Source: an optimization exercise on an open RTL-to-GDS flow (aim: small area, a short achievable clock period and few clock cycles per item). Production flows keep margins and buffers that such runs may drop. The RTL was checked by simulation tests, not by an equivalence proof against the original design. The series may have gaps, and a smaller design here may also do less where the tests do not look.

$ cat flow/config.mk
export PLATFORM = sky130hd
export DESIGN_NAME = multiply_32
export DESIGN_NICKNAME = multiply_32
export VERILOG_FILES = /design/flow/design.v
export SDC_FILE = /design/flow/constraint.sdc
export NUM_CORES = 4
export LEC_CHECK = 0
export CAP_MARGIN = 20
export CORE_MARGIN = 2
export CORE_UTILIZATION = 40
export SLEW_MARGIN = 20
$ cat flow/constraint.sdc
create_clock -name core_clock -period 14.0 [get_ports {clk}]
set_input_delay 2.8000 -clock core_clock [delete_from_list [all_inputs] [get_ports {clk}]]
set_output_delay 2.8000 -clock core_clock [all_outputs]
set_load 0.01 [all_outputs]
$ cat flow/design.v
module full_adder(x, y, cin, s, cout);
	input x,y,cin;
	output s,cout;
   assign s = (x^y) ^ cin;
   assign cout = (y&cin)| (x&y) | (x&cin);
endmodule  
module add_sub #(parameter N=32) (opA, opB, cin, sum, cout, ovfl);
	input [N-1:0] opA, opB;
	input cin;
	output [N-1:0] sum;
	output cout, ovfl;
	wire [N-1:0] carry;
	wire overflow;
	genvar i;
	generate
	    for(i=0;i<N;i=i+1)
	    begin : loop_adder
		    if(i==0) begin
			    full_adder f(opA[i], opB[i], cin, sum[i], carry[i]);
		    end
		    else begin
			    full_adder f(opA[i], opB[i], carry[i-1], sum[i], carry[i]);
		    end
	    end
	endgenerate
	assign ovfl = carry[N-2] ^ carry[N-1];
	assign cout = carry[N-1];
endmodule
module multiply_32 #(parameter N=32) (clk, reset, enable, multiplier, multiplicand, ready, product_upper, product_lower); 
   input clk;
   input reset;  
   input enable;
   input [N-1:0] multiplier;  
   input [N-1:0] multiplicand;  
   output reg [N-1:0] product_upper;  
   output reg [N-1:0] product_lower;  
   output reg ready;  
   integer cycle_counter;
   reg [N-1:0] multiplicand_reg;
   reg [N*2:0] product_reg;  
   wire [N-1:0] adder_out;  
   wire adder_cout;  
   wire ovfl;
   add_sub add_sub0(product_reg[63:32], multiplicand_reg, 1'b0, adder_out, adder_cout, ovfl);
   always @(posedge clk)
   begin
      if(reset)  
      begin
         cycle_counter <= 0;
         multiplicand_reg <= {N{1'b0}};
         product_reg <= {65{1'b0}};  
         ready <= 0;
         product_upper <= {N{1'b0}};
         product_lower <= {N{1'b0}};
      end
      else if (enable)  
      begin
          if (cycle_counter == 0) begin
              ready <= 0;
              product_reg <= {{(N+1){1'b0}}, multiplier};  
              multiplicand_reg <= multiplicand;
              cycle_counter <= cycle_counter + 1;
          end
          else
          begin
             if (product_reg[0] == 1)
             begin
                 product_reg <= {adder_cout, adder_out, product_reg[N-1:1]};
             end
             else
             begin
                 product_reg <= product_reg >> 1;
             end
             cycle_counter <= cycle_counter + 1;
             if (cycle_counter == 33)  
             begin
                 product_upper <= product_reg[63:N];
                 product_lower <= product_reg[N-1:0];
                 ready <= 1;
                 cycle_counter <= 0;
             end
          end
      end
   end
endmodule  
$ cat flow/run.sh
#!/bin/bash
# synth_recipe.tcl (not shown) runs the flow's synth.tcl, then flattens the netlist and writes it again
# the make line also repeats each setting of config.mk as NAME=value (left out here)
make -C /OpenROAD-flow-scripts/flow DESIGN_CONFIG=/design/flow/config.mk WORK_HOME=/design/flow/orfs CLKGATE_MAP_FILE= SYNTH_SCRIPT=/design/flow/synth_recipe.tcl finish
Fig. 1: run 1, path with the least slack
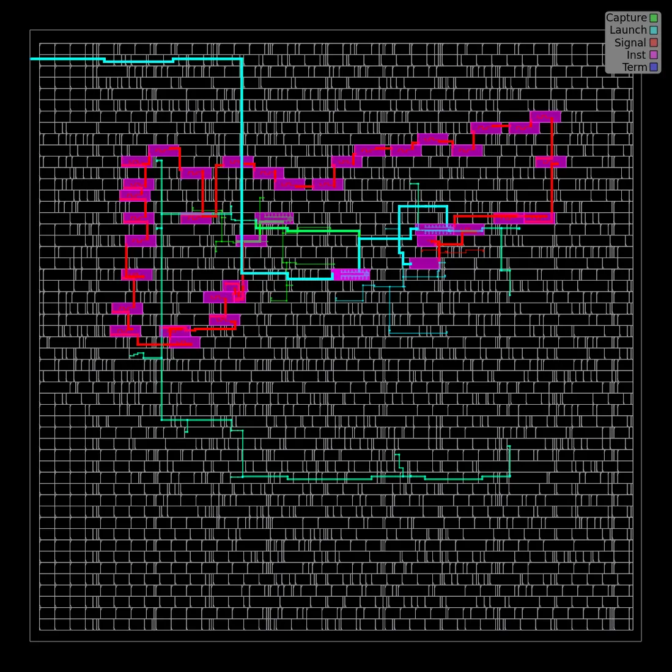
non-filler instance count after layout: 1263
minimum clock period after layout: 13390 ps
slack of the critical path: 607 ps
Final Core Density: 50.5%

Fig. 2: run 1, wiring heat map
Scale bar: 50 µm. The die is cut into 29 by 29 equal tiles; white is low, dark blue is high, scaled to the fullest tile. Values are wire area over tile area, all layers added.
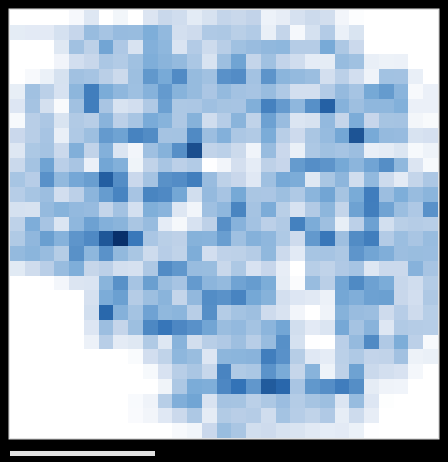
mean over tiles: 0.13
emptiest ninth of the die: lower left
tiles over half the peak: 15%
nearly empty tiles: 16%
fullest tile: 0.46

Fig. 3: run 1, cell area per tile
The die is cut into 15 by 15 equal tiles; white is low, dark blue is high, 0 to 100% covered.
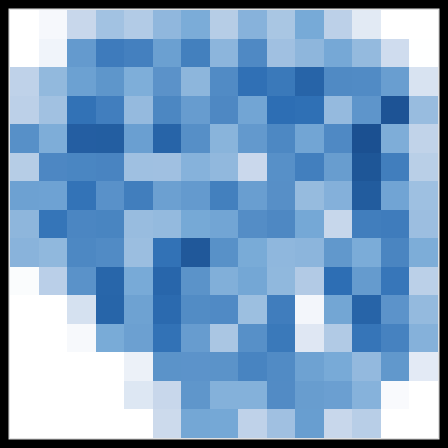
mean over tiles: 45%
emptiest ninth of the die: lower left
tiles over 75% full: 6.7%

==> summary.txt, run 1 <==
Worst setup path
The most prevalent standard cell on the critical path is sky130_fd_sc_hd__fa_1. The critical path required time is 14270 ps. The largest single stage delay on the critical path is about 420 ps. The type of element capturing the critical path is a flip-flop. The endpoint arrival time on the critical path is ~14000 ps. The startpoint class of the critical path is a flip-flop. The kind of critical path is reg -> reg. The largest individual stage delay along the critical path comes from the cell sky130_fd_sc_hd__fa_1.

The biggest fanout along the worst timing path is 4.

Placement
Once detailed placement completed, the half-perimeter wirelength came to 12.0 mm. At the end of routability-driven placement, the weighted congestion stood at 0.774. The count of input and output buffers is around 130.

Layout
The net count of the finished layout is roughly 1100. The register with the most flip-flops in the layout has 64 of them. The area growth from synthesis to layout is 24.2%. The fill cell instance count of the final layout is a little under 2000. The diode insertion count for antenna repair is 0.

The share of layout cells above drive strength 1 is 8.46%.

STA
For this run, the top clock speed supported by timing is 74.7 MHz. Setup repair after global routing left no endpoint under its margin. The relative slew slack is 33.0%.

Setup total negative slack on the finished layout was measured at 0 ps. The worst-case clock skew is 11.5 ps. The final number of max-transition violations was 0.

The number of endpoints with negative hold slack in the final report is 0. For the pin with the worst max-slew slack, the measured transition is 1010 ps. The ratio of final minimum period to clock period is 95.7%.

The count of endpoints failing setup in the final report is 0.

GRT
Global routing used 28.2% of the available met2 tracks. For this run, global-route usage on met1 was measured as 24.6%. The overall overflow remaining after global route is 0. The met3 routing resource usage after global routing is 3.92%.

The most congested layer reported by global routing is met2. The via count of the first global-routing pass is 6223. The global-route usage over all layers is 17.6%. The first-pass GRT wire length is approximately 31 mm. The number of antenna violations at the first check in global routing is 1. The maximum number of pins on one net before global-route repair is 73.

Floorplanning
During I/O placement, the number of pins put on the boundary was 132. The region available for standard cell placement spans 0.0202 mm². The die is 147 µm wide. The die area is between 0.02 and 0.025 mm². The site row count is 52.

The vertical die dimension is about 150 µm. Once the floorplan was initialized, standard cells occupied 40.6% of the core.

Detailed routing
The average via count per standard cell is 5.05. In the final routed layout, each cell accounts on average for 14.8 µm. Detailed routing inserted a total of around 6400 vias. The final layout contains routed wiring with a total length of 18.7 mm.

The detailed router's first-iteration violation count is a little under 300. In this run the remaining antenna-violating nets after routing total 0. The first-pass detailed-route iteration total is 4. The final routed DRC violation total is 0.

Yosys
The average instance in the mapped netlist occupies 9.34 µm². In the synthesized netlist, the number of instances is 881. The post-synthesis instance area is roughly 0.0082 mm².

After synthesis the netlist holds a flip-flop and latch count of 193. For this run, the number of Yosys warnings is 1. The number of distinct library cell variants in the gate-level netlist after synthesis is 42. For this run, the register share of the synthesized area comes to 47.0%.

Clocking
In this run the deepest clock path goes through 2 buffers. The number of hold buffers added after CTS is 0. The tree built by TritonCTS fans out to about 190 sinks. The post-CTS clock slew at the launch and capture registers of the worst setup and hold paths is about 70 ps.

CTS placed an instance of sky130_fd_sc_hd__clkbuf_16 at the clock tree root. The H-tree depth is 4. The later pin in the worst-skew pair is clocked with a latency of about 430 ps. Gates resized during post-CTS repair numbered 0. In this run, CTS created clock tree buffers numbering 17. TritonCTS built the clock tree.

The post-CTS setup buffer count is 0.

Flow run
The number of violations of the max-capacitance limit is 0.

Min path
In this run the worst hold path is classified as reg -> reg.

Outcome
The run finished with no timing, DRC or antenna violations.
Testbench counts for the RTL of run 1, summed over its fixed seeds: cycles 81,600, items 2,400.
run 1: worst max-delay path, delay by kind of cell, from the launching register on:
kind	cells	cell delay (ps)
adder cells (fa/ha/maj)	32	12380
multiplexers	1	270
AO/OA/AOI/OAI	1	140
flip-flops	1	340
AND/OR/NAND/NOR	1	70
run 1: layer usage:
metal	share of wire [%]	up-vias
met4	0.67	2
li1	-	3196
met1	49	3049
met2	46	123
met5	0.059	-
met3	4.1	11
run 1: final cells by class:
type,count,area [µm²],share of cell area (%)
Clock buffer,21,470,4.61
Multi-Input combinational cell,624,4020,39.3
Clock inverter,11,126,1.24
Timing Repair Buffer,141,1380,13.6
Sequential cell,193,3860,37.9
Tap cell,270,338,3.31
Inverter,3,11.3,0.110
run 1: Yosys cell counts, drive strengths merged:
master  instances  area share (%)
a22oi          31             2.8
nand3          10            0.61
nor2           72             3.4
nand2         201             9.2
and2           31             2.4
and4bb          1            0.15
mux2i           2            0.24
ha              4            0.61
or3             2            0.15
clkbuf         32             1.5
nor3            3            0.32
and3            7            0.53
buf            29             2.6
fa             31             7.5
xnor2           5            0.53
nor3b           1           0.091
nor4            4            0.30
mux2           31             4.2
a211o           1            0.11
nor2b           1            0.17
a221o          31             3.8
o21ai           3            0.18
and4            7            0.75
inv             3            0.14
dfxtp         193              47
xor2           24             2.6
or4             2            0.27
nand2b          2            0.15
a21oi          98             6.0
nand4          15             1.2
and4b           1            0.12
a31oi           1            0.26
a32oi           1            0.11
nand3b          1           0.091
run 1: kinds of logic after synthesis:
| logic type | count (synthesis) | synth area share [%] |
|---|---|---|
| and+or+nand+nor | 361 | 19.9 |
| DFF | 193 | 47.0 |
| muxes | 33 | 4.49 |
| xor gates and xnor gates | 29 | 3.09 |
| AOI/OAI and AO/OA | 166 | 13.2 |
| buffers and inverters | 64 | 4.20 |
| adders and majority gates | 35 | 8.15 |
run 1: placed cells by master, fill, tap and decap left out, types with 3 or more instances in the layout:
cell / n
sky130_fd_sc_hd__a21oi_1: 98
sky130_fd_sc_hd__a221o_1: 31
sky130_fd_sc_hd__a22oi_1: 31
sky130_fd_sc_hd__and2_1: 31
sky130_fd_sc_hd__and3_1: 7
sky130_fd_sc_hd__and4_1: 6
sky130_fd_sc_hd__buf_4: 11
sky130_fd_sc_hd__clkbuf_16: 17
sky130_fd_sc_hd__clkbuf_8: 3
sky130_fd_sc_hd__clkdlybuf4s50_1: 130
sky130_fd_sc_hd__clkinv_2: 3
sky130_fd_sc_hd__dfxtp_1: 192
sky130_fd_sc_hd__fa_1: 31
sky130_fd_sc_hd__ha_1: 4
sky130_fd_sc_hd__inv_1: 3
sky130_fd_sc_hd__inv_6: 3
sky130_fd_sc_hd__mux2_2: 31
sky130_fd_sc_hd__nand2_1: 201
sky130_fd_sc_hd__nand3_1: 10
sky130_fd_sc_hd__nand4_1: 14
sky130_fd_sc_hd__nor2_1: 70
sky130_fd_sc_hd__nor4_1: 4
sky130_fd_sc_hd__xnor2_1: 5
sky130_fd_sc_hd__xor2_1: 24
run 1: metrics by stage:
| step | hold slack, ps | worst slack, ps | instances | instance area [µm²] |
|---|---|---|---|---|
| 2_1_floorplan | 436 | 1130 | 881 | 8220 |
| 3_3_place_gp | 439 | 726 | 1231 | 9610 |
| 3_5_place_dp | 444 | 634 | 1231 | 9610 |
| 4_1_cts | 453 | 554 | 1263 | 10200 |
| 5_1_grt | 466 | 166 | 1263 | 10200 |
| 6_report | 448 | 607 | 1263 | 10200 |
run 1: final timing paths:
kind	start	endpoint	slack (ps)	depth (start not counted)
setup reg to reg	product_reg[32]$_SDFFE_PP0P_	product_reg[62]$_SDFFE_PP0P_	610	35
setup / recovery	product_reg[32]$_SDFFE_PP0P_	product_reg[62]$_SDFFE_PP0P_	610	35
hold / removal	product_lower[25]$_SDFFE_PP0P_	product_lower[25]$_SDFFE_PP0P_	450	2
hold reg to reg	product_lower[25]$_SDFFE_PP0P_	product_lower[25]$_SDFFE_PP0P_	450	2
Fig. 4: run 1, cell sizes after repair
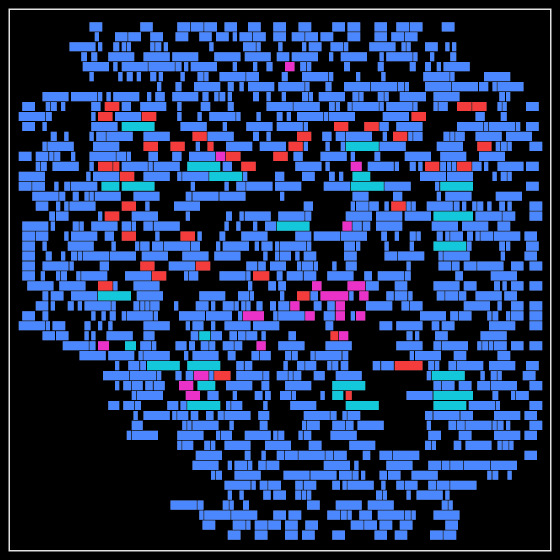

--- run 2: outline of the changes from run 1 ---
flow/design.v: 85 -> 2774 lines; modules unchanged: 2
  multiply_32: edited, 57 -> 2725 lines
  half_adder_n: new, 6 lines
  ha_sum_n: new, 5 lines
  ha_carry_n: new, 5 lines
  booth_sel: new, 5 lines
==> module half_adder_n as of run 2 <==
module half_adder_n (xn, yn, sn, cn);
   input xn, yn;
   output sn, cn;
   ha_sum_n s (xn, yn, sn);
   ha_carry_n c (xn, yn, cn);
endmodule
==> module booth_sel as of run 2 <==
module booth_sel (one, two, neg, aj, ajm1, ppn);
   input one, two, neg, aj, ajm1;
   output ppn;
   assign ppn = ~(((one & aj) | (two & ajm1)) ^ neg);
endmodule
==> module ha_carry_n as of run 2 <==
module ha_carry_n (xn, yn, cn);
   input xn, yn;
   output cn;
   assign cn = xn | yn;
endmodule
==> module ha_sum_n as of run 2 <==
module ha_sum_n (xn, yn, sn);
   input xn, yn;
   output sn;
   assign sn = ~(xn ^ yn);
endmodule
--- a/flow/config.mk
+++ b/flow/config.mk
@@ -10,2 +10,4 @@
 export CORE_UTILIZATION = 40
 export SLEW_MARGIN = 20
+export SYNTH_HIERARCHICAL = 1
+export SYNTH_MINIMUM_KEEP_SIZE = 0
Fig. 5: run 2, cell sizes after repair
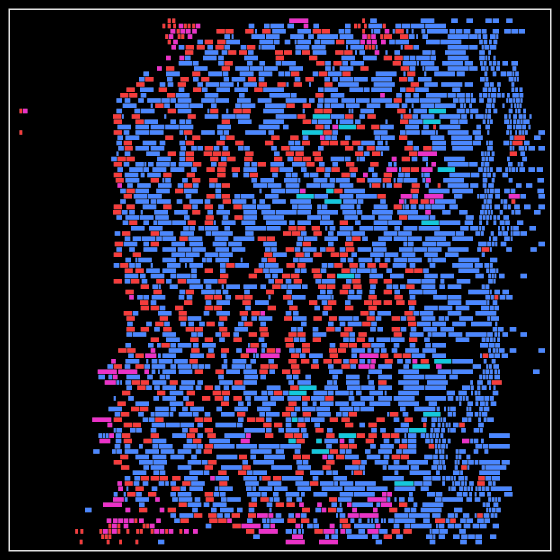
[red] _2 cells | cells: 596
[magenta] _3 and _4 cells | cells: 123
[blue] _0 and _1 cells | cells: 1941
[cyan] _6 and larger | cells: 23

Fig. 6: run 2, signal wires by layer
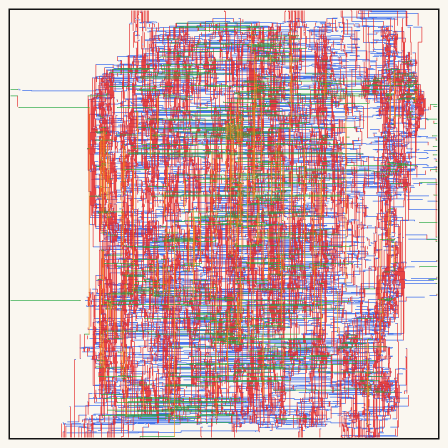
[green] metal 3 | wire length: 9840 µm
[red] metal 2 | wire length: 50.0 mm
[orange] metal 4 | wire length: 4230 µm
[blue] metal 1 | wire length: 43.3 mm

==> summary.txt, run 2 <==
Outcome
The flow ran to the end and the layout has no timing, DRC or antenna violations.

Yosys
In this run, synthesis inferred 126 flip-flops with an integrated enable. The synthesized design contains 127 register bits. By instance count, the leading cell after synthesis is sky130_fd_sc_hd__xor2_1.

The post-synthesis instance area is 0.0296 mm². The netlist uses 68 different library cells. Sequential cells were found to cover 12.8% of the synthesized design area. Ranked by total cell area, the synthesized netlist is headed by sky130_fd_sc_hd__fa_1 (32%), sky130_fd_sc_hd__a22oi_2 (22%), sky130_fd_sc_hd__xor2_1 (17%). The fraction of post-synthesis cell area in the top cell type by area is between 30% and 40%.

Among all flip-flop cells after synthesis, the most frequent one is sky130_fd_sc_hd__edfxtp_1. By count the netlist is led by sky130_fd_sc_hd__xor2_1 (565), sky130_fd_sc_hd__a22oi_2 (528), sky130_fd_sc_hd__fa_1 (472). Counting every instance in the synthesized netlist gives 2439.

Counting flops with an async set or reset pin after synthesis yields a share of 0%. In this run the mean area of a mapped cell was 12.1 µm². The Yosys step of the flow raised 7 warnings. The largest area contributor in the netlist is sky130_fd_sc_hd__fa_1.

Detailed routing
The final routed DRC violation total is 0. The overall via count from detail_route is 23149. The count of nets left with antenna violations once routing finished came out at 0.

The routed design uses 9.84 mm of met3 wire. The total routed wirelength is ~110 mm. The highest metal layer with signal wires is met4. After the first detailed-routing iteration, the DRC count stood at around 2500. In the routed layout, each cell is associated on average with a via count of 6.36.

After detailed routing, the met2 layer carries 50.0 mm of wire. The first TritonRoute pass finished after 16 iterations. The post-route met1 wirelength is 43.3 mm.

Layout
In the layout the commonest cells are sky130_fd_sc_hd__xor2_1 (550), sky130_fd_sc_hd__a22oi_2 (528), sky130_fd_sc_hd__fa_1 (472), sky130_fd_sc_hd__edfxtp_1 (126), sky130_fd_sc_hd__nand2_1 (97). The flip-flop count of the largest register after layout is 126. The area growth from synthesis to layout is 13.2%. The post-route netlist has 27.7% of its cells at a drive strength greater than 1. The fill cell instance count of the final layout is 6680.

At the end of the flow, the number of nets in the layout was about 3300. The diode insertion count for antenna repair is 0. The most frequent standard cell in the layout excluding fill and tap cells is sky130_fd_sc_hd__xor2_1.

The multi-input combinational cells in the finished layout cover a total of approximately 0.026 mm². The filler-free cell count of the finished design is roughly 3600.

Worst setup path
The biggest fanout along the worst timing path is 39. The largest incremental delay on the critical path is 590 ps. The worst setup path is of the in -> reg kind. STA puts the critical path data arrival time at 8140 ps.

The source of the critical timing path is multiplier[27]. The critical path's slowest cell is sky130_fd_sc_hd__buf_4. The number of buffers and inverters on the critical path is 4.

The worst setup path is launched from an input pin. The most prevalent standard cell on the critical path is sky130_fd_sc_hd__fa_1. The startpoint of the worst register-to-register path is ready$_SDFFE_PP0P_.

Clocking
After clock tree synthesis, the clock-pin slew on the worst setup and hold paths is 70 ps. The number of gates given a new drive strength after cts is 0. Clock tree synthesis selected as its root buffer the cell sky130_fd_sc_hd__clkbuf_16.

The TritonCTS clock tree is built. CTS built an H-tree with a depth of 4. For the worst-skew pair, the clock arrives at the later sink with an insertion delay of between 400 and 500 ps. No sink is reached through more buffers than the 2 on the longest clock path. TritonCTS created 17 clock buffers. The post-CTS setup buffer count is 0. For this design, the CTS-stage hold fixing added 0 buffers. Counting every sink on the clock net gives 127.

Min path
In this run the worst hold path is classified as reg -> reg. The startpoint identified for the worst hold timing path is ready$_SDFFE_PP0P_.

STA
Setup violations remaining at the end of the flow were counted as 0. The worst path in the final design needs a cycle of 7950 ps, including I/O delays and setup. The relative slew slack is 32.4%.

Setup repair after global routing left no endpoint under its margin. The worst-case clock skew is 0 ps. The number of endpoints with negative hold slack in the final report is 0. For the pin with the worst max-slew slack, the measured transition is 988 ps.

The final number of max-transition violations is 0. The setup TNS is 0 ps. Static timing analysis puts the maximum clock frequency at between 100 and 150 MHz.

Floorplanning
Once the floorplan was initialized, standard cells occupied 40.5% of the core. The number of I/O pins is 132. The die covers 0.0762 mm². The vertical die dimension is between 200 and 300 µm.

The core region area is 0.0731 mm². The site row count is 99. The die width is 276 µm.

GRT
The via count of the first global-routing pass is between 20000 and 25000. The number of antenna violations at the first check in global routing came to 0. Global routing used 27.9% of the available tracks across all layers. Entering global routing, the biggest net connects 83 pins. The overall overflow remaining after global route is 0.

Flow run
The number of violations of the max-capacitance limit is 0.

Placement
The global placer's final weighted congestion is 0.946. The count of input and output buffers is ~130. The final HPWL from detailed placement is 70.5 mm. In this run, placement finished with an instance count of between 3000 and 4000.
Testbench counts for the RTL of run 2, summed over its fixed seeds: cycles 2,400, items 2,400.
Fig. 7: run 2, wiring heat map
Scale bar: 100 µm. The die is cut into 28 by 28 equal tiles; white is low, dark blue is high, scaled to the fullest tile. Values are wire area over tile area, all layers added.
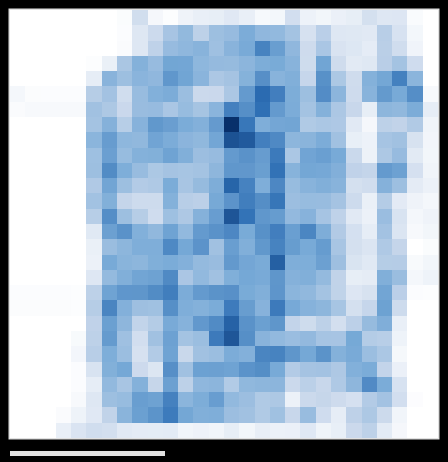
densest ninth of the die: center
emptiest ninth of the die: upper left
nearly empty tiles: 21%
tiles over half the peak: 19%
fullest tile: 0.79

run 2: tightest hold or removal path: stages, from the launching register on:
cell,delay (ps)
sky130_fd_sc_hd__dfxtp_1,340
sky130_fd_sc_hd__nor2_1,50
sky130_fd_sc_hd__nor2_1,70
run 2: cells by family (layout without fill, tap and decap cells):
family                   count (synthesis)  after routing  synth area share, %
AO/OA/AOI/OAI                          771            771                 27.6
XOR/XNOR                               637            637                 18.8
adder cells (fa/ha/maj)                543            543                 34.9
AND/OR/NAND/NOR                        282            282                 4.73
flip-flops                             127            127                 12.8
buffers and inverters                   76            289                 1.01
multiplexers                             2              2               0.0676
other                                    1             32               0.0127
run 2: worst paths after layout:
path,to,cells after the start,slack [ps]
max,r[64]$_DFFE_PP_,14,6050
min,ready$_SDFFE_PP0P_,2,490
max reg2reg,ready$_SDFFE_PP0P_,2,13420
min reg2reg,ready$_SDFFE_PP0P_,2,490
run 2: modules after synthesis, one instance, submodules excluded, excerpt:
module / cells / cell area, µm²
booth_sel: 2 / 21.3
full_adder: 1 / 20.0
multiply_32: 835 / 8360
ha_carry_n: 1 / 6.26
ha_sum_n: 1 / 8.76
run 2: area by class of cell:
| class | instances | share of cell area [%] |
|---|---|---|
| well taps | 959 | 3.58 |
| clock inverters | 15 | 0.414 |
| flip-flops and latches | 127 | 11.3 |
| inverters | 42 | 0.470 |
| clock buffers | 17 | 1.27 |
| repair buffers | 215 | 5.11 |
| multi-input cells | 2267 | 77.8 |
run 2: per-stage QoR:
stage	area (µm²)	hold WS, ps	util (%)	worst slack (ps)
after detailed placement	32900	482	45.1	5630
after CTS	33500	497	45.8	6090
final	33500	490	45.9	6050
after floorplan	29700	503	-	4270
after global routing	33500	527	45.9	5950
after global placement	32900	451	45.1	5630
run 2: layer usage:
metal	track usage (%)	vias up
met5	0	-
met4	10.7	0
met3	6.00	302
met2	45.1	1305
met1	36.7	12156
li1	-	9386

port drivers added, routing unchanged:
The results above use ideal ports. As a check the final layouts listed here were re-extracted and re-timed, cells and wires unchanged. Step 1 assumes that a clkbuf_16 drives the clock port and a buf_2 every other input. Step 2 moves the port delays by t, midway between the first and last clock arrival at a register: inputs arrive t later, outputs are due t later. That takes back most of the time a late clock gives input paths. Slacks: ideal / step 1 / step 2; pairs: ideal / step 1.
run	shift t [ns]	setup WS [ns]	clock arrival spread, ns
run 1	0.465	0.607 / 0.607 / 0.607	0.013 / 0.013
run 2	0.512	6.048 / 6.085 / 5.573	0.020 / 0.020
After both steps every run listed still meets setup and hold. For run 2, which loses most, drivers alone change the setup slack by +0.037 ns; drivers and shift together by -0.475 ns.
